This design comes from an exercise in tuning for small area and a short achievable clock period on the open sky130 flow, not from production work.
The RTL was checked by simulation tests, not by an equivalence proof against the original design.
The series may have gaps, and a smaller design here may also do less where the tests do not look.

**config.mk**
```make
export PLATFORM = sky130hd
export DESIGN_NAME = FPU
export DESIGN_NICKNAME = FPU
export VERILOG_FILES = /design/flow/design.v
export SDC_FILE = /design/flow/constraint.sdc
export NUM_CORES = 4
export LEC_CHECK = 0
export CAP_MARGIN = 20
export CORE_MARGIN = 2
export CORE_UTILIZATION = 40
export SLEW_MARGIN = 20
```
**run.sh**
```bash
#!/bin/bash
# synth_recipe.tcl (not shown) runs the flow's synth.tcl, then flattens the netlist and writes it again
# the make line also repeats each setting of config.mk as NAME=value (left out here)
make -C /OpenROAD-flow-scripts/flow DESIGN_CONFIG=/design/flow/config.mk WORK_HOME=/design/flow/orfs CLKGATE_MAP_FILE= SYNTH_SCRIPT=/design/flow/synth_recipe.tcl finish
```
**constraint.sdc**
```tcl
create_clock -name core_clock -period 21.0 [get_ports {clk}]
set_input_delay 4.2000 -clock core_clock [delete_from_list [all_inputs] [get_ports {clk}]]
set_output_delay 4.2000 -clock core_clock [all_outputs]
set_load 0.01 [all_outputs]
```
**design.v**
```verilog
module addition_normaliser(in_e, in_m, out_e, out_m);
  input [7:0] in_e;
  input [24:0] in_m;
  output [7:0] out_e;
  output [24:0] out_m;
  wire [7:0] in_e;
  wire [24:0] in_m;
  reg [7:0] out_e;
  reg [24:0] out_m;
  always @ ( * ) 
  begin
		out_e = in_e;
		out_m = in_m;
		if (in_m[23:3] == 21'b000000000000000000001) 
		begin
			out_e = in_e - 20;
			out_m = in_m << 20;
		end 
		else if (in_m[23:4] == 20'b00000000000000000001) 
		begin
			out_e = in_e - 19;
			out_m = in_m << 19;
		end 
		else if (in_m[23:5] == 19'b0000000000000000001) 
		begin
			out_e = in_e - 18;
			out_m = in_m << 18;
		end 
		else if (in_m[23:6] == 18'b000000000000000001) 
		begin
			out_e = in_e - 17;
			out_m = in_m << 17;
		end 
		else if (in_m[23:7] == 17'b00000000000000001) 
		begin
			out_e = in_e - 16;
			out_m = in_m << 16;
		end 
		else if (in_m[23:8] == 16'b0000000000000001) 
		begin
			out_e = in_e - 15;
			out_m = in_m << 15;
		end 
		else if (in_m[23:9] == 15'b000000000000001) 
		begin
			out_e = in_e - 14;
			out_m = in_m << 14;
		end 
		else if (in_m[23:10] == 14'b00000000000001) 
		begin
			out_e = in_e - 13;
			out_m = in_m << 13;
		end 
		else if (in_m[23:11] == 13'b0000000000001) 
		begin
			out_e = in_e - 12;
			out_m = in_m << 12;
		end 
		else if (in_m[23:12] == 12'b000000000001) 
		begin
			out_e = in_e - 11;
			out_m = in_m << 11;
		end 
		else if (in_m[23:13] == 11'b00000000001) 
		begin
			out_e = in_e - 10;
			out_m = in_m << 10;
		end 
		else if (in_m[23:14] == 10'b0000000001) 
		begin
			out_e = in_e - 9;
			out_m = in_m << 9;
		end 
		else if (in_m[23:15] == 9'b000000001) 
		begin
			out_e = in_e - 8;
			out_m = in_m << 8;
		end 
		else if (in_m[23:16] == 8'b00000001) 
		begin
			out_e = in_e - 7;
			out_m = in_m << 7;
		end 
		else if (in_m[23:17] == 7'b0000001) 
		begin
			out_e = in_e - 6;
			out_m = in_m << 6;
		end 
		else if (in_m[23:18] == 6'b000001) 
		begin
			out_e = in_e - 5;
			out_m = in_m << 5;
		end 
		else if (in_m[23:19] == 5'b00001) 
		begin
			out_e = in_e - 4;
			out_m = in_m << 4;
		end 
		else if (in_m[23:20] == 4'b0001) 
		begin
			out_e = in_e - 3;
			out_m = in_m << 3;
		end 
		else if (in_m[23:21] == 3'b001) 
		begin
			out_e = in_e - 2;
			out_m = in_m << 2;
		end 
		else if (in_m[23:22] == 2'b01) 
		begin
			out_e = in_e - 1;
			out_m = in_m << 1;
		end
  end
endmodule
module adder(a, b, out);
  input  [31:0] a, b;
  output [31:0] out;
  wire [31:0] out;
	reg a_sign;
	reg [7:0] a_exponent;
	reg [23:0] a_mantissa;
	reg b_sign;
	reg [7:0] b_exponent;
	reg [23:0] b_mantissa;
  reg o_sign;
  reg [7:0] o_exponent;
  reg [24:0] o_mantissa;
  reg [7:0] diff;
  reg [23:0] tmp_mantissa;
  reg [7:0] tmp_exponent;
  reg  [7:0] i_e;
  reg  [24:0] i_m;
  reg  [7:0] pre_exponent;
  reg  [24:0] pre_mantissa;
  reg  pre_sign;
  wire [7:0] o_e;
  wire [24:0] o_m;
  addition_normaliser norm1
  (
    .in_e(i_e),
    .in_m(i_m),
    .out_e(o_e),
    .out_m(o_m)
  );
  reg n_sign;
  reg [7:0] n_exponent;
  reg [24:0] n_mantissa;
  assign out[31] = n_sign;
  assign out[30:23] = n_exponent;
  assign out[22:0] = n_mantissa[22:0];
  always @ ( * ) begin
		diff = 0;
		tmp_mantissa = 0;
		a_sign = a[31];
		if(a[30:23] == 0) 
		begin
			a_exponent = 8'b00000001;
			a_mantissa = {1'b0, a[22:0]};
		end 
		else 
		begin
			a_exponent = a[30:23];
			a_mantissa = {1'b1, a[22:0]};
		end
		b_sign = b[31];
		if(b[30:23] == 0) 
		begin
			b_exponent = 8'b00000001;
			b_mantissa = {1'b0, b[22:0]};
		end 
		else 
		begin
			b_exponent = b[30:23];
			b_mantissa = {1'b1, b[22:0]};
		end
    if (a_exponent == b_exponent) 
	 begin  
      o_exponent = a_exponent;
      if (a_sign == b_sign) 
		begin  
        o_mantissa = a_mantissa + b_mantissa;
        o_mantissa[24] = 1;
        o_sign = a_sign;
      end 
		else 
		begin  
        if(a_mantissa > b_mantissa) 
		  begin
          o_mantissa = a_mantissa - b_mantissa;
          o_sign = a_sign;
        end 
		  else 
		  begin
          o_mantissa = b_mantissa - a_mantissa;
          o_sign = b_sign;
        end
      end
    end 
	 else 
	 begin  
      if (a_exponent > b_exponent) 
		begin  
        o_exponent = a_exponent;
        o_sign = a_sign;
				diff = a_exponent - b_exponent;
        tmp_mantissa = b_mantissa >> diff;
        if (a_sign == b_sign)
          o_mantissa = a_mantissa + tmp_mantissa;
        else
          	o_mantissa = a_mantissa - tmp_mantissa;
      end 
		else
		begin  
        o_exponent = b_exponent;
        o_sign = b_sign;
        diff = b_exponent - a_exponent;
        tmp_mantissa = a_mantissa >> diff;
        if (a_sign == b_sign) 
		  begin
          o_mantissa = b_mantissa + tmp_mantissa;
        end 
		  else 
		  begin
					o_mantissa = b_mantissa - tmp_mantissa;
        end
      end
    end
    pre_sign = o_sign;
    pre_exponent = o_exponent;
    pre_mantissa = o_mantissa;
  end
  always @ ( * ) begin
    i_e = pre_exponent;
    i_m = pre_mantissa;
    n_sign = pre_sign;
    n_exponent = pre_exponent;
    n_mantissa = pre_mantissa;
    if(n_mantissa[24] == 1) 
	 begin
      n_exponent = n_exponent + 1;
      n_mantissa = n_mantissa >> 1;
    end 
	 else if((n_mantissa[23] != 1) && (n_exponent != 0)) 
	 begin
      n_exponent = o_e;
      n_mantissa = o_m;
    end
  end
endmodule
module multiplication_normaliser(in_e, in_m, out_e, out_m);
  input [7:0] in_e;
  input [47:0] in_m;
  output [7:0] out_e;
  output [47:0] out_m;
  wire [7:0] in_e;
  wire [47:0] in_m;
  reg [7:0] out_e;
  reg [47:0] out_m;
  always @ ( * ) 
  begin
		out_e = in_e;
		out_m = in_m;
	  if (in_m[46:41] == 6'b000001) 
	  begin
			out_e = in_e - 5;
			out_m = in_m << 5;
		end 
		else if (in_m[46:42] == 5'b00001) 
		begin
			out_e = in_e - 4;
			out_m = in_m << 4;
		end 
		else if (in_m[46:43] == 4'b0001) 
		begin
			out_e = in_e - 3;
			out_m = in_m << 3;
		end 
		else if (in_m[46:44] == 3'b001) 
		begin
			out_e = in_e - 2;
			out_m = in_m << 2;
		end 
		else if (in_m[46:45] == 2'b01) 
		begin
			out_e = in_e - 1;
			out_m = in_m << 1;
		end
  end
endmodule
module multiplier(a, b, out);
  input  [31:0] a, b;
  output [31:0] out;
  wire [31:0] out;
	reg a_sign;
  reg [7:0] a_exponent;
  reg [23:0] a_mantissa;
	reg b_sign;
  reg [7:0] b_exponent;
  reg [23:0] b_mantissa;
  reg o_sign;
  reg [7:0] o_exponent;
  reg [24:0] o_mantissa;
	reg [47:0] product;
  reg [7:0] n_exponent;
  reg [24:0] n_mantissa;
  reg [47:0] n_product;
  assign out[31] = o_sign;
  assign out[30:23] = n_exponent;
  assign out[22:0] = n_mantissa[22:0];
	reg  [7:0] i_e;
	reg  [47:0] i_m;
	reg  [7:0] pre_exponent;
	reg  [47:0] pre_product;
	wire [7:0] o_e;
	wire [47:0] o_m;
	multiplication_normaliser norm1
	(
		.in_e(i_e),
		.in_m(i_m),
		.out_e(o_e),
		.out_m(o_m)
	);
  always @ ( * ) 
  begin
		a_sign = a[31];
		if(a[30:23] == 0) 
		begin
			a_exponent = 8'b00000001;
			a_mantissa = {1'b0, a[22:0]};
		end 
		else 
		begin
			a_exponent = a[30:23];
			a_mantissa = {1'b1, a[22:0]};
		end
		b_sign = b[31];
		if(b[30:23] == 0) 
		begin
			b_exponent = 8'b00000001;
			b_mantissa = {1'b0, b[22:0]};
		end 
		else 
		begin
			b_exponent = b[30:23];
			b_mantissa = {1'b1, b[22:0]};
		end
    o_sign = a_sign ^ b_sign;
    o_exponent = a_exponent + b_exponent - 127;
    product = a_mantissa * b_mantissa;
    pre_exponent = o_exponent;
    pre_product = product;
	end
	always @ ( * ) 
	begin
    i_e = pre_exponent;
    i_m = pre_product;
    n_exponent = pre_exponent;
    n_product = pre_product;
    if(n_product[47] == 1) 
	 begin
      n_exponent = n_exponent + 1;
      n_product = n_product >> 1;
    end 
	 else if((n_product[46] != 1) && (n_exponent != 0)) 
	 begin
      n_exponent = o_e;
      n_product = o_m;
    end
		n_mantissa = n_product[46:23];
	end
endmodule
module FPU(clk, A, B, opcode, O,flags);
	input clk;
	input [31:0] A, B;
	input [1:0] opcode;
	output [31:0] O;
	output [6:0] flags;
	wire [31:0] O;
	wire [7:0] a_exponent;
	wire [23:0] a_mantissa;
	wire [7:0] b_exponent;
	wire [23:0] b_mantissa;
	reg        o_sign;
	reg [7:0]  o_exponent;
	reg [24:0] o_mantissa;
	wire a_sign, b_sign;
	wire [31:0] adder_a_in;
	wire [31:0] adder_b_in;
	wire [31:0] adder_out;
	wire [31:0] multiplier_a_in;
	wire [31:0] multiplier_b_in;
	wire [31:0] multiplier_out;
	reg Z,S,NaN_A,NaN_B,inf_A,inf_B,NOP;
	assign O[31] = o_sign;
	assign O[30:23] = o_exponent;
	assign O[22:0] = o_mantissa[22:0];
	assign a_sign = A[31];
	assign a_exponent[7:0] = A[30:23];
	assign a_mantissa[23:0] = {1'b1, A[22:0]};
	assign b_sign = B[31];
	assign b_exponent[7:0] = B[30:23];
	assign b_mantissa[23:0] = {1'b1, B[22:0]};
	assign adder_a_in = A;
	assign adder_b_in = opcode[0] ? {~B[31], B[30:0]} : B;
	assign multiplier_a_in = A;
	assign multiplier_b_in = B;
	assign flags[0]=inf_B;
	assign flags[1]=inf_A;
	assign flags[2]=NaN_B;
	assign flags[3]=NaN_A;
	assign flags[4]=S;
	assign flags[5]=Z;
	assign flags[6]=NOP;
	adder A1
	(
		.a(adder_a_in),
		.b(adder_b_in),
		.out(adder_out)
	);
	multiplier M1
	(
		.a(multiplier_a_in),
		.b(multiplier_b_in),
		.out(multiplier_out)
	);
	always @ (*)
	begin
		NOP=0;
		o_sign=0;
		o_exponent=0;
		o_mantissa=0;
		if (opcode[1]==0 && opcode[0]==0) 
		begin
			NOP=0;
			if ((a_exponent == 255 && a_mantissa != 0) || (b_exponent == 0) && (b_mantissa == 0)) 
				begin
					o_sign = a_sign;
					o_exponent = a_exponent;
					o_mantissa = a_mantissa;
				end 
			else if ((b_exponent == 255 && b_mantissa != 0) || (a_exponent == 0) && (a_mantissa == 0)) 
				begin
					o_sign = b_sign;
					o_exponent = b_exponent;
					o_mantissa = b_mantissa;
				end 
			else if ((a_exponent == 255) || (b_exponent == 255)) 
				begin
					o_sign = a_sign ^ b_sign;
					o_exponent = 255;
					o_mantissa = 0;
				end 
			else 
				begin  
					o_sign = adder_out[31];
					o_exponent = adder_out[30:23];
					o_mantissa = adder_out[22:0];
				end
		end
		else if (opcode[1]==0 && opcode[0]==1) 
		begin
			NOP=0;
			if(A==B)
				begin
					o_exponent=0;
					o_mantissa[22:0]=0;
					o_sign=0;
				end
			else
			begin
			if ((a_exponent == 255 && a_mantissa != 0) || (b_exponent == 0) && (b_mantissa == 0)) 
				begin
					o_sign = a_sign;
					o_exponent = a_exponent;
					o_mantissa = a_mantissa;
				end 
			else if ((b_exponent == 255 && b_mantissa != 0) || (a_exponent == 0) && (a_mantissa == 0)) 
				begin
					o_sign = b_sign;
					o_exponent = b_exponent;
					o_mantissa = b_mantissa;
				end 
			else if ((a_exponent == 255) || (b_exponent == 255)) 
				begin
					o_sign = a_sign ^ b_sign;
					o_exponent = 255;
					o_mantissa = 0;
				end 
			else 
				begin  
					o_sign = adder_out[31];
					o_exponent = adder_out[30:23];
					o_mantissa = adder_out[22:0];
				end
		end
		end
		else if(opcode[1]==1 && opcode[0]==0) 
		begin  
			NOP=0;
			if (a_exponent == 255 && a_mantissa != 0) 
				begin
					o_sign = a_sign;
					o_exponent = 255;
					o_mantissa = a_mantissa;
				end 
			else if (b_exponent == 255 && b_mantissa != 0) 
				begin
					o_sign = b_sign;
					o_exponent = 255;
					o_mantissa = b_mantissa;
				end 
			else if ((a_exponent == 0) && (a_mantissa == 0) || (b_exponent == 0) && (b_mantissa == 0)) 
				begin
					o_sign = a_sign ^ b_sign;
					o_exponent = 0;
					o_mantissa = 0;
				end 
			else if ((a_exponent == 255) || (b_exponent == 255)) 
				begin
					o_sign = a_sign;
					o_exponent = 255;
					o_mantissa = 0;
				end 
			else 
				begin  
					o_sign = multiplier_out[31];
					o_exponent = multiplier_out[30:23];
					o_mantissa = multiplier_out[22:0];
				end
		end
		else if(opcode[0]==1 && opcode[1]==1)
			begin
				NOP=1;
			end
	end
	always@(posedge clk)
	begin
		if(a_exponent == 255 && a_mantissa[22:0] != 0)
			NaN_A=1;
		else 
			NaN_A=0;
		if(b_exponent == 255 && b_mantissa[22:0] != 0)
			NaN_B=1;
		else
			NaN_B=0;
		if(b_exponent == 255 && b_mantissa[22:0] == 0)
			inf_B=1;
		else
			inf_B=0;
		if(a_exponent == 255 && a_mantissa[22:0] == 0)
			inf_A=1;
		else
			inf_A=0;
		if(o_sign==1)
			S=1;
		else
			S=0;
		if(o_exponent==8'b0 && o_mantissa[22:0]==0)
			Z=1;
		else
			Z=0;	
	end
endmodule
```
==> results.txt, run 1 <==
- Outcome: no timing/DRC/antenna violations
- First-pass GRT wire length: 336000 µm
- Via count: 49000
- Ys Warns: 5
- CP Max Fanout: 24
- Multi-input logic area: 37100 µm²
- Starting Density: 40.4%
- Post-synth top area cell: fa_1
- Drt initial violations: 6735
- Type of origin of the critical path: input pin
- Synthesized netlist net count: 6759
- Max Slew Vio Count: 0
- Netlist Area Pre-Place: 41300 µm²
- Hold Vio Cnt, Final: 0
- Site Rows: 117
- CP required: 16.80 ns
- Vias in the first global route: 47200
- Finish-stage setup viols: 0
- Core Area: 102000 µm²
- Final ANT Viol Nets: 0
- Final WL: 236000 µm
- Initial antenna violation count: 8
- Die Width: 325 µm
- CTS tree: built
- Arrival @ worst endpoint: 16.56 ns
- Gr ovfl total: 0
- Clock sink count: 6
- PortBufs: 105
- I/O Pins: 106
- Sequential fraction of the synthesis area: 0.291%
- Die height: 325 µm
- Die Area: 106000 µm²
- DR vias/cell: 6.86
- Worst-margin pin slew: 1.29 ns
- Post-synth ARST share: 0%
- Hold_buf cts: 0
- Max transition margin: 14.2%
- Dpl hpwl: 183000 µm
- Gr usage total: 43.0%
- Number of synthesized flops with an enable pin: 0
- Yosys cell types: 106
- Syn Area/Cell: 7.06 µm²
- CP Class: input pin to output port
- Worst hold path class: input pin to flop
- 1st-pass router iterations: 7
- Setup TNS: 0 ns
- Routability cong.: 1.13
- Fraction of layout cells with a size suffix above 1: 7.19%
- Root Driver: clkbuf_16
- Fmax: 0.0482 GHz
- Area Growth Syn to Fin: 7.48%
- Fin crit period: 20.76 ns
- Clk buf depth: 2
- # fillers: 10800
- Post-Synthesis Cells: 5851
- Dominant cells by area after synthesis: fa_1 24%, ha_1 11%, nand2_1 7.0%, inv_1 5.7%, nor2_1 4.9%
- HP Start: B[17]
- Crit path capture type: output port
- CP startpoint: A[24]
- Pre-CTS WS: 0.812 ns
- DRC: 0
- Most used DFF post-synth: dfxtp_1
==> run 1: layout by cell type (no fill, tap or decap), types with 43 or more instances in the layout <==
cell	instances
clkdlybuf4s50_1	95
o221ai_1	46
inv_1	623
nor3_1	126
o21ai_0	335
ha_1	352
nor4_1	48
o22ai_1	88
mux2i_1	72
nor2_1	532
xnor2_1	94
buf_4	250
a211oi_1	74
and3_1	43
a21oi_1	396
o211ai_1	100
a21o_1	59
fa_1	488
nand4_1	69
a31oi_1	74
nand2_1	772
xor2_1	47
nand3_1	152
==> run 1: layer usage <==
metal	share of wire, %	GRT usage (%)
met4	8.7	29.2
met1	37	53.3
met3	12	11.3
met5	0.027	0
met2	42	65.2
==> run 1: worst min path at each step <==
stage,cells after the start,slack [ns],to
floorplan,3,4.38,inf_B
global placement,4,4.93,inf_B
detailed placement,4,4.94,inf_B
CTS,4,4.67,inf_B
global route,4,4.71,inf_B
finish,4,4.71,inf_B
==> run 1: flip-flops by register name, indices dropped and copies added, names as in the netlist <==
name	flops
S	1
inf_B	1
inf_A	1
Z	1
NaN_B	1
NaN_A	1
==> run 1: per-stage QoR <==
| stage | instances | utilization (%) | hold slack, ns | cell area, µm² |
|---|---|---|---|---|
| 6_report | 7141 | 43.5 | 4.71 | 44400 |
| 5_1_grt | 7137 | 43.5 | 4.71 | 44400 |
| 4_1_cts | 7134 | 43.4 | 4.67 | 44400 |
| 3_5_place_dp | 7131 | 43.3 | 4.94 | 44300 |
| 3_3_place_gp | 7131 | 43.3 | 4.93 | 44300 |
| 2_1_floorplan | 5851 | - | 4.38 | 41300 |
==> run 1: final cells by class <==
cell class              count  area share, %
diodes                      5         0.0282
flip-flops and latches      6          0.270
well taps                1368           3.85
multi-input cells        4754           83.6
inverters                 646           5.46
clock buffers               3          0.169
repair buffers            359           6.66
==> run 1: critical path: stages <==
cell and delay (ns):
clkdlybuf4s50_1 0.61, or4_1 0.64, or2_1 0.25, buf_4 0.30, inv_2 0.34, nor2_1 0.11, fa_1 0.54, fa_1 0.53
fa_1 0.55, inv_1 0.05, fa_1 0.48, fa_1 0.50, fa_1 0.50, inv_1 0.07, fa_1 0.54, ha_1 0.50
and4_1 0.29, and3_1 0.26, nand3_1 0.10, a211oi_1 0.60, nor2_1 0.18, o211ai_1 0.85, and3_1 0.96, a2111oi_0 0.29
o21ai_0 0.52, o22ai_1 0.16, a21oi_1 0.88, clkdlybuf4s50_1 0.71
==> run 1: cell usage after synthesis (14+ instances only) <==
master	instances
a2111oi_0	26
a211o_1	19
a211oi_1	74
a21o_1	59
a21oi_1	396
a221o_1	14
a221oi_1	39
a22oi_1	40
a31oi_1	75
and2_1	28
and3_1	43
buf_1	54
buf_2	52
buf_4	16
clkbuf_1	317
clkinv_1	19
fa_1	488
ha_1	353
inv_1	623
mux2_2	20
mux2i_1	72
nand2_1	772
nand2b_1	34
nand3_1	152
nand4_1	69
nor2_1	537
nor2b_1	24
nor3_1	128
nor4_1	50
o2111ai_1	22
o211a_1	21
o211ai_1	100
o21a_1	33
o21ai_0	336
o21bai_1	23
o221ai_1	46
o22ai_1	88
o311ai_0	17
o31ai_1	42
or2_2	31
or3_1	41
or4_1	24
xnor2_1	99
xor2_1	48
==> run 1: timing repair <==
action | in CTS | in global routing
setup buffers | 0 | 2
resized for setup | 0 | 2
endpoints found under the setup margin | 0 | 3
==> run 1: logic make-up after synthesis <==
family	Yosys count	synth area share [%]
flops	6	0.291
fa+ha+maj	841	34.3
buf+inv	1091	10.3
xor+xnor	149	3.19
mux	104	2.94
compound gates	1650	26.7
simple gates	2010	22.3
run_1/congestion.png
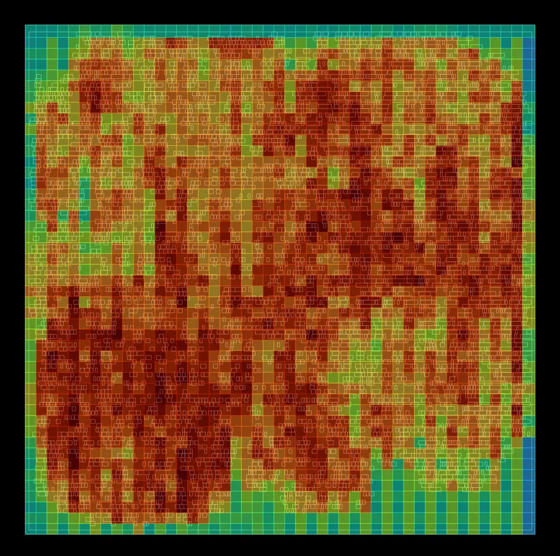
GRT met3 Usage: 11.3%
final core occ: 43.5%
met1 Usage GRT: 53.3%
routed len/inst: 33.1 µm
M2 GR Usage: 65.2%

run_1/layer_met4.png
Supply wires on this layer in gray.
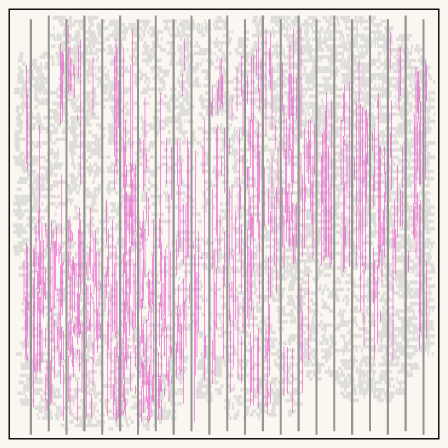
longest straight run: 199 µm
share of all routed wire: 8.7%
wire length on this layer: 20.5 mm

run_1/clk_routes.png
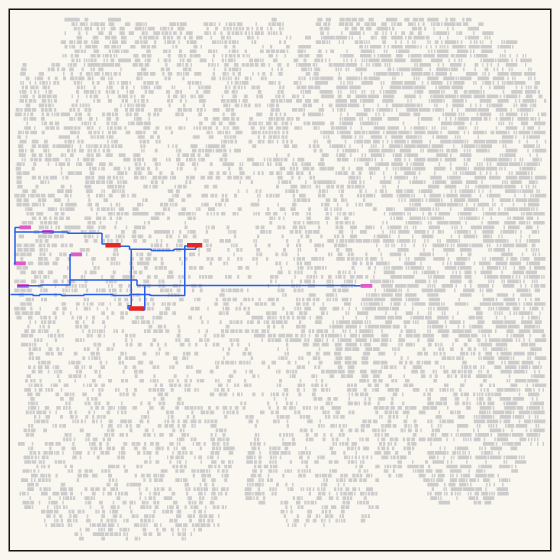
[blue] clock wires | length: 589 µm
[magenta] flip-flops | count: 6
[red] clock drivers | count: 3
routed clock nets: 4

run_1/logic_types.png
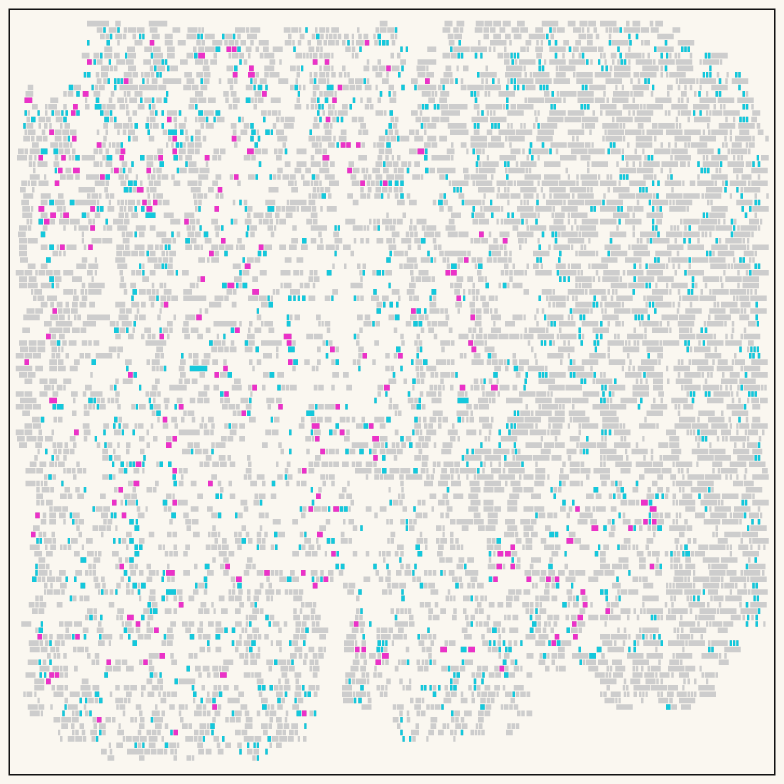
[magenta] and/or cells | cells: 195 | most used: and3_1
[cyan] nand cells | cells: 1044 | most used: nand2_1 | where: all over the die

--- run 2: outline of the changes from run 1 ---
design.v: 564 -> 1087 lines; modules unchanged: 0
  addition_normaliser: edited, 115 -> 21 lines
  adder: edited, 135 -> 34 lines
  multiplication_normaliser: edited, 40 -> 22 lines
  multiplier: edited, 82 -> 24 lines
  mul24: new, 938 lines
  FPU: edited, 192 -> 48 lines
==> module multiplication_normaliser as of run 2 <==
module multiplication_normaliser(in_e, in_m, out_e, out_m);
	input  [7:0]  in_e;
	input  [47:18] in_m;
	output [7:0]  out_e;
	output [22:0] out_m;
	wire ok = ~in_m[46] & (in_e != 8'd0);
	reg [2:0]  k;
	reg [22:0] m;
	always @(*) begin
		k = 3'd0;
		m = in_m[45:23];
		if (ok) begin
			if (in_m[45])      begin k = 3'd1; m = in_m[44:22]; end
			else if (in_m[44]) begin k = 3'd2; m = in_m[43:21]; end
			else if (in_m[43]) begin k = 3'd3; m = in_m[42:20]; end
			else if (in_m[42]) begin k = 3'd4; m = in_m[41:19]; end
			else if (in_m[41]) begin k = 3'd5; m = in_m[40:18]; end
		end
	end
	assign out_e = in_m[47] ? in_e + 8'd1 : in_e - {5'd0, k};
	assign out_m = in_m[47] ? in_m[46:24] : m;
endmodule
==> module FPU as of run 2 <==
module FPU(clk, A, B, opcode, O, flags);
	input clk;
	input [31:0] A, B;
	input [1:0] opcode;
	output [31:0] O;
	output [6:0] flags;
	wire [31:0] adder_out;
	wire [31:0] multiplier_out;
	wire a_max = &A[30:23];
	wire b_max = &B[30:23];
	wire a_frac_zero = ~|A[22:0];
	wire b_frac_zero = ~|B[22:0];
	adder A1
	(
		.a(A),
		.b({B[31] ^ opcode[0], B[30:0]}),
		.out(adder_out)
	);
	multiplier M1
	(
		.a(A),
		.b(B),
		.out(multiplier_out)
	);
	wire nop = opcode[1] & opcode[0];
	wire zero_out = nop | (~opcode[1] & opcode[0] & (A == B));
	wire [31:0] arith = opcode[1] ? multiplier_out : adder_out;
	wire [31:0] special = a_max ? A : B;
	wire [31:0] res = (a_max | b_max) ? special : arith;
	assign O = zero_out ? 32'd0 : res;
	reg Z, S, NaN_A, NaN_B, inf_A, inf_B;
	always @(posedge clk)
	begin
		NaN_A <= a_max & ~a_frac_zero;
		NaN_B <= b_max & ~b_frac_zero;
		inf_A <= a_max & a_frac_zero;
		inf_B <= b_max & b_frac_zero;
		S <= O[31];
		Z <= ~|O[30:0];
	end
	assign flags[0] = inf_B;
	assign flags[1] = inf_A;
	assign flags[2] = NaN_B;
	assign flags[3] = NaN_A;
	assign flags[4] = S;
	assign flags[5] = Z;
	assign flags[6] = nop;
endmodule
==> module addition_normaliser as of run 2 <==
module addition_normaliser(in_e, in_m, out_e, out_m);
	input  [7:0]  in_e;
	input  [24:0] in_m;
	output [7:0]  out_e;
	output [22:0] out_m;
	wire [23:0] m0 = in_m[23:0];
	wire none = ~|m0[23:3];
	wire s16 = ~none & ~|m0[23:8];
	wire [23:0] m1 = s16 ? {m0[7:0], 16'd0} : m0;
	wire s8 = ~none & ~|m1[23:16];
	wire [23:0] m2 = s8 ? {m1[15:0], 8'd0} : m1;
	wire s4 = ~none & ~|m2[23:20];
	wire [23:0] m3 = s4 ? {m2[19:0], 4'd0} : m2;
	wire s2 = ~none & ~|m3[23:22];
	wire [23:0] m4 = s2 ? {m3[21:0], 2'd0} : m3;
	wire s1 = ~none & ~m4[23];
	wire [23:0] m5 = s1 ? {m4[22:0], 1'b0} : m4;
	wire [4:0] shift = {s16, s8, s4, s2, s1};
	assign out_e = in_m[24] ? in_e + 8'd1 : in_e - {3'd0, shift};
	assign out_m = in_m[24] ? in_m[23:1] : m5[22:0];
endmodule
==> module multiplier as of run 2 <==
module multiplier(a, b, out);
	input  [31:0] a, b;
	output [31:0] out;
	wire az = ~|a[30:23];
	wire bz = ~|b[30:23];
	wire [7:0]  ea = {a[30:24], a[23] | az};
	wire [7:0]  eb = {b[30:24], b[23] | bz};
	wire [23:0] ma = {~az, a[22:0]};
	wire [23:0] mb = {~bz, b[22:0]};
	wire [7:0] e0 = ea + eb + 8'h81;
	wire [47:0] px, py;
	mul24 tree(.a(ma), .b(mb), .x(px), .y(py));
	wire [47:0] p = px + py;
	wire [7:0]  n_e;
	wire [22:0] n_m;
	multiplication_normaliser norm1
	(
		.in_e(e0),
		.in_m(p[47:18]),
		.out_e(n_e),
		.out_m(n_m)
	);
	assign out = {a[31] ^ b[31], n_e, n_m};
endmodule
==> module adder as of run 2 <==
module adder(a, b, out);
	input  [31:0] a, b;
	output [31:0] out;
	wire az = ~|a[30:23];
	wire bz = ~|b[30:23];
	wire [7:0]  ea = {a[30:24], a[23] | az};
	wire [7:0]  eb = {b[30:24], b[23] | bz};
	wire [23:0] ma = {~az, a[22:0]};
	wire [23:0] mb = {~bz, b[22:0]};
	wire swap = b[30:0] >= a[30:0];
	wire [7:0]  d_ab = ea - eb;
	wire [7:0]  d_ba = eb - ea;
	wire [7:0]  diff = swap ? d_ba : d_ab;
	wire [23:0] big_m   = swap ? mb : ma;
	wire [23:0] small_m = swap ? ma : mb;
	wire [7:0]  big_e   = swap ? eb : ea;
	wire        big_s   = swap ? b[31] : a[31];
	wire        eff_sub = a[31] ^ b[31];
	wire [23:0] aligned = (|diff[7:5]) ? 24'd0 : (small_m >> diff[4:0]);
	wire [24:0] addend = {1'b0, aligned} ^ {25{eff_sub}};
	wire [24:0] raw = {1'b0, big_m} + addend + {24'd0, eff_sub};
	wire force24 = ~eff_sub & (diff == 8'd0);
	wire [24:0] sum = {raw[24] | force24, raw[23:0]};
	wire [7:0]  n_e;
	wire [22:0] n_m;
	addition_normaliser norm1
	(
		.in_e(big_e),
		.in_m(sum),
		.out_e(n_e),
		.out_m(n_m)
	);
	assign out = {big_s, n_e, n_m};
endmodule
--- a/config.mk
+++ b/config.mk
@@ -6,6 +6,7 @@
 export NUM_CORES = 4
 export LEC_CHECK = 0
+export ABC_AREA = 1
 export CAP_MARGIN = 20
 export CORE_MARGIN = 2
-export CORE_UTILIZATION = 40
+export CORE_UTILIZATION = 60
 export SLEW_MARGIN = 20
run_2/congestion.png
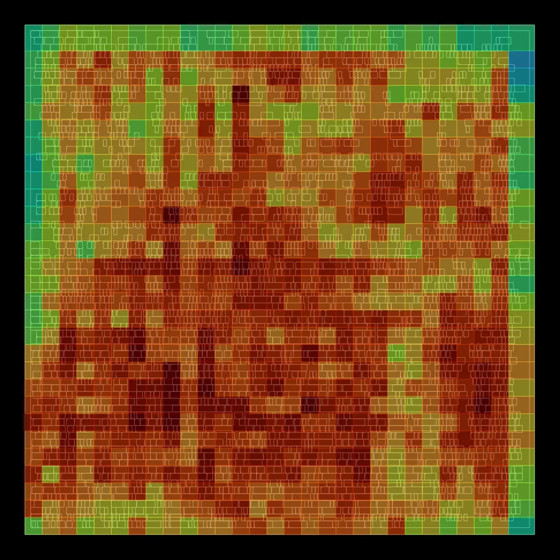
final core occ: 64.5%
GRT met3 Usage: 16.3%
M2 GR Usage: 70.1%
met1 Usage GRT: 61.4%
GR peak layer: met2

run_2/layer_met3.png
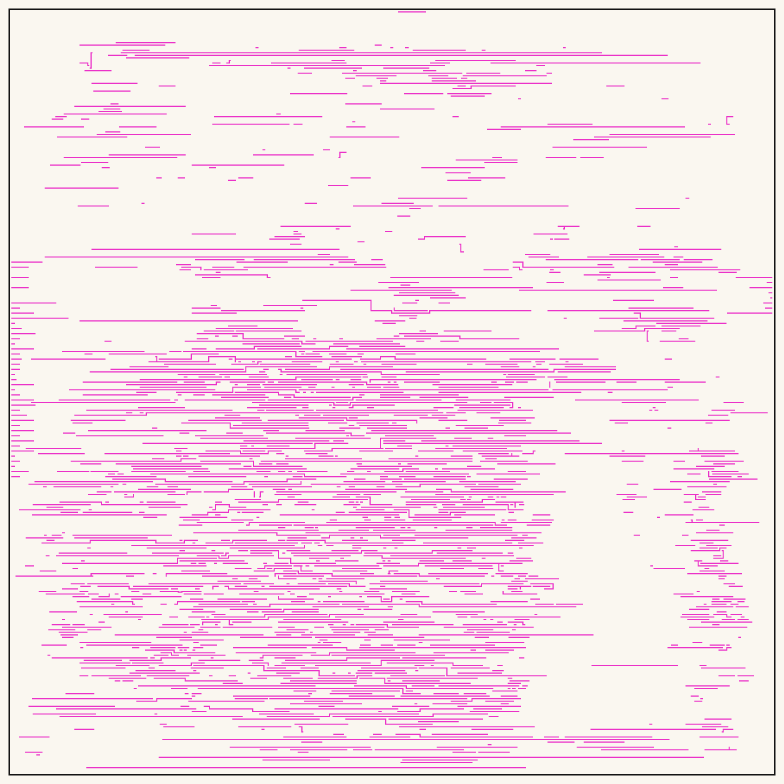
nets with wire on the layer: 605
main direction: horizontal

==> results.txt, run 2 <==
- Gr usage total: 47.3% (was 43.0%)
- Netlist Area Pre-Place: 23900 µm² (was 41300 µm²)
- Gr ovfl total: 0 (unchanged)
- Via count: 27400 (was 49000)
- Site Rows: 73 (was 117)
- Starting Density: 60.4% (was 40.4%)
- Commonest non-fill, non-tap cells in the layout: 681 x nand2_1, 504 x inv_1, 358 x xor2_1 (was 772 x nand2_1, 623 x inv_1, 532 x nor2_1)
- Hold Vio Cnt, Final: 0 (unchanged)
- Syn Area/Cell: 6.58 µm² (was 7.06 µm²)
- Area Growth Syn to Fin: 6.80% (was 7.48%)
- CTS resizes: 0 (unchanged)
- Setup TNS: 0 ns (unchanged)
- Die Area: 41400 µm² (was 106000 µm²)
- Crit path capture type: output port (unchanged)
- Post-Synthesis Cells: 3631 (was 5851)
- Top delay family on crit path: simple AND/OR/NAND/NOR gates (was adder cells)
- Dpl hpwl: 75800 µm (was 183000 µm)
- Drt initial violations: 4370 (was 6735)
- CTS clk-pin slew, worst paths: 0.04 ns (about the same)
- PortBufs: 105 (unchanged)
- Routed len/inst: 24.2 µm (was 33.1 µm)
- DR vias/cell: 6.64 (was 6.86)
- Fmax: 0.0500 GHz (was 0.0482 GHz)
- CTS tree: built (unchanged)
- Pre-CTS WS: 0.754 ns (was 0.812 ns)
- Commonest non-fill, non-tap cell in the layout: nand2_1 (unchanged)
- Finish-stage setup viols: 0 (unchanged)
- Post-synth top area share: 22.5% (was 23.6%)
- Most common cell in the netlist: nand2_1 (unchanged)
- Outcome: no timing/DRC/antenna violations (unchanged)
- Clk buf depth: 2 (unchanged)
- Max transition margin: 27.3% (was 14.2%)
- Max Slew Vio Count: 0 (unchanged)
- Core Area: 39500 µm² (was 102000 µm²)
- DRC: 0 (unchanged)
- Slowest-stage cell, CP: clkdlybuf4s50_1 (was and3_1)
- Die Width: 203 µm (was 325 µm)
- Fin crit period: 20.02 ns (was 20.76 ns)
- Final WL: 99800 µm (was 236000 µm)
- 1st-pass router iterations: 10 (was 7)
- Yosys cell types: 58 (was 106)
- Vias in the first global route: 26600 (was 47200)
- Ys Warns: 2 (was 5)
- Post-CTS setup buffer count: 0 (unchanged)
- Post-synth ARST share: 0% (unchanged)
- Type of origin of the critical path: input pin (unchanged)
- Dominant cells by area after synthesis: fa_1 22%, xor2_1 13%, nand2_1 11%, ha_1 8.4%, inv_1 7.9% (was fa_1 24%, ha_1 11%, nand2_1 7.0%, inv_1 5.7%, nor2_1 4.9%)
- Commonest cells post-synth: 683 x nand2_1, 504 x inv_1, 359 x xor2_1 (was 772 x nand2_1, 623 x inv_1, 537 x nor2_1)
- Total CTS buffers: 3 (unchanged)
- Hold_buf cts: 0 (unchanged)
- Number of synthesized flops with an enable pin: 0 (unchanged)
- Worst hold path class: input pin to flop (unchanged)
- Placed cell area: 25400 µm² (was 44300 µm²)
- I/O Pins: 106 (unchanged)
- Most used DFF post-synth: dfxtp_1 (unchanged)
- Post-route cell area: 25500 µm² (was 44400 µm²)
- CP required: 16.80 ns (about the same)
- Arrival @ worst endpoint: 15.82 ns (was 16.56 ns)
- Clock sink count: 6 (unchanged)
- Final ANT Viol Nets: 0 (unchanged)
- Initial antenna violation count: 0 (was 8)
- Synthesized netlist net count: 4126 (was 6759)
- CP Max Fanout: 20 (was 24)
- Worst path max stage delay: 0.75 ns (was 0.96 ns)
- Sequential fraction of the synthesis area: 0.503% (was 0.291%)
- Htree depth: 1 (unchanged)
- Fraction of layout cells with a size suffix above 1: 5.11% (was 7.19%)
- Ant. Diodes: 0 (was 5)
- CP Class: input pin to output port (unchanged)
- CP dominant cell by count: nand2_1 (was fa_1)
- Root Driver: clkbuf_16 (unchanged)
- First-pass GRT wire length: 152000 µm (was 336000 µm)
- Routability cong.: 1.02 (was 1.13)
- Die height: 203 µm (was 325 µm)
- Number of buffer and inverter stages on the critical path: 10 (was 6)
- Worst-margin pin slew: 1.08 ns (was 1.29 ns)
- Post-synth top area cell: fa_1 (unchanged)
run_2/logic_types.png
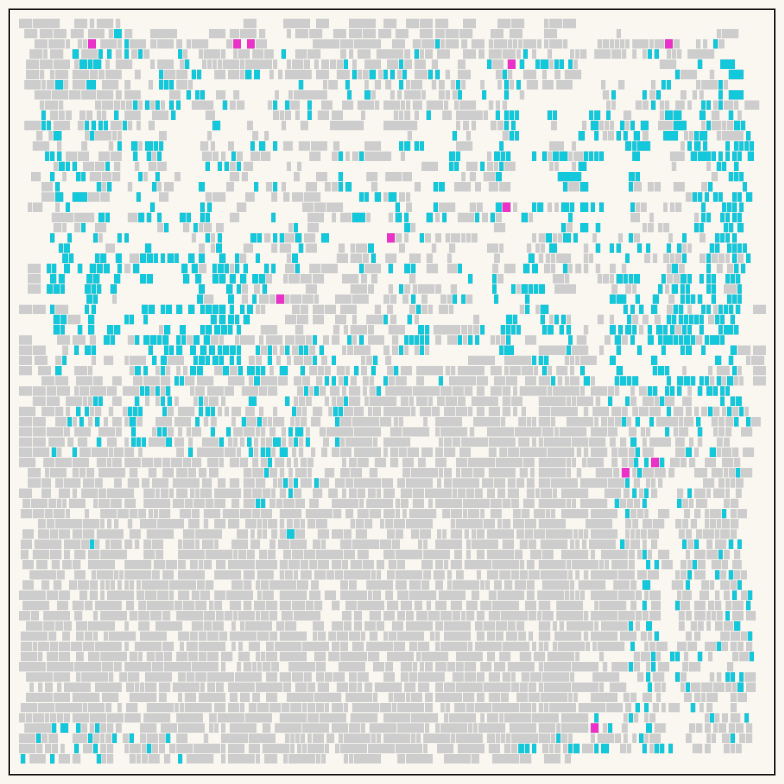
[cyan] nand cells | cells: 916 | most used: nand2_1
[magenta] and/or cells | cells: 11 | most used: or2_2

run_2/layer_met4.png
Supply wires on this layer in gray.
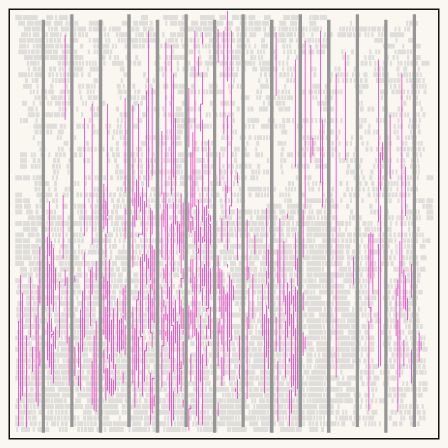
nets with wire on the layer: 188
main direction: vertical
longest straight run: 144 µm
share of all routed wire: 7.2%

## run 2: cell types whose count changed in the layout (fill, tap and decap cells not counted), moves of 158 or more
cell     before  now
a21oi_1     396  192
buf_4       250   92
fa_1        488  268
ha_1        352  160
nor2_1      532  232
o21ai_0     335  173
o22ai_1      88  300
xor2_1       47  358
## run 2: kinds of logic after synthesis
group / synth area share [%]
simple gates: 21.2
xor+xnor: 14.0
compound gates: 20.6
mux: 0.0838
fa+ha+maj: 30.9
flops: 0.503
buf+inv: 12.7
## run 2: through the flow
stage          hold slack [ns]  instances  utilization [%]
2_1_floorplan             4.39       3631                -
3_3_place_gp              4.94       4122             64.1
3_5_place_dp              4.94       4122             64.1
4_1_cts                   4.75       4125             64.3
5_1_grt                   4.77       4125             64.5
6_report                  4.75       4125             64.5
## run 2: path summary, 6_finish.rpt
| path | start | end | slack (ns) | depth (start not counted) |
|---|---|---|---|---|
| setup / recovery | B[6] | O[30] | 0.98 | 58 |
| hold / removal | B[31] | S | 4.75 | 3 |
## run 2: per-layer routing
layer	vias to the layer above	routed length [µm]	global-route usage, %	part of all wire, %
met5	-	0	0	0
met4	0	7200	23.5	7.2
met3	672	15200	16.3	15
met2	2413	40600	70.1	41
met1	12500	36800	61.4	37
li1	11800	-	-	-
## run 2: layout make-up
type | count | area (µm²)
tap | 525 | 657
multi-input combinational | 2842 | 20800
fill | 3571 | 14000
sequential | 6 | 120
clock buffer | 3 | 75.1
inverter | 550 | 2070
timing repair buffer | 199 | 1780

==> static timing again, ports no longer ideal <==
Ports are ideal in the flow. The routed layouts listed here were re-timed in OpenROAD. Step 1, drivers: a clkbuf_16 drives clk and a buf_2 each remaining input, both assumed. Step 2 times the ports against the registers' clock, not the clock port: input delays grow and output delays shrink by t, the midpoint of the rising clock arrivals with the driver on. Slacks: no drivers / after step 1 / after step 2; pairs: no drivers / after step 1.
run | shift t [ns] | setup WS [ns] | hold slack, ns
run 1 | 0.320 | 0.241 / 0.199 / 0.199 | 4.714 / 4.697 / 4.947
run 2 | 0.262 | 0.981 / 0.959 / 0.959 | 4.752 / 4.757 / 4.950
After both steps setup and hold are still met in every run listed. The setup slack of run 1, which loses most, moves by -0.042 ns with the drivers and by -0.042 ns with both steps.
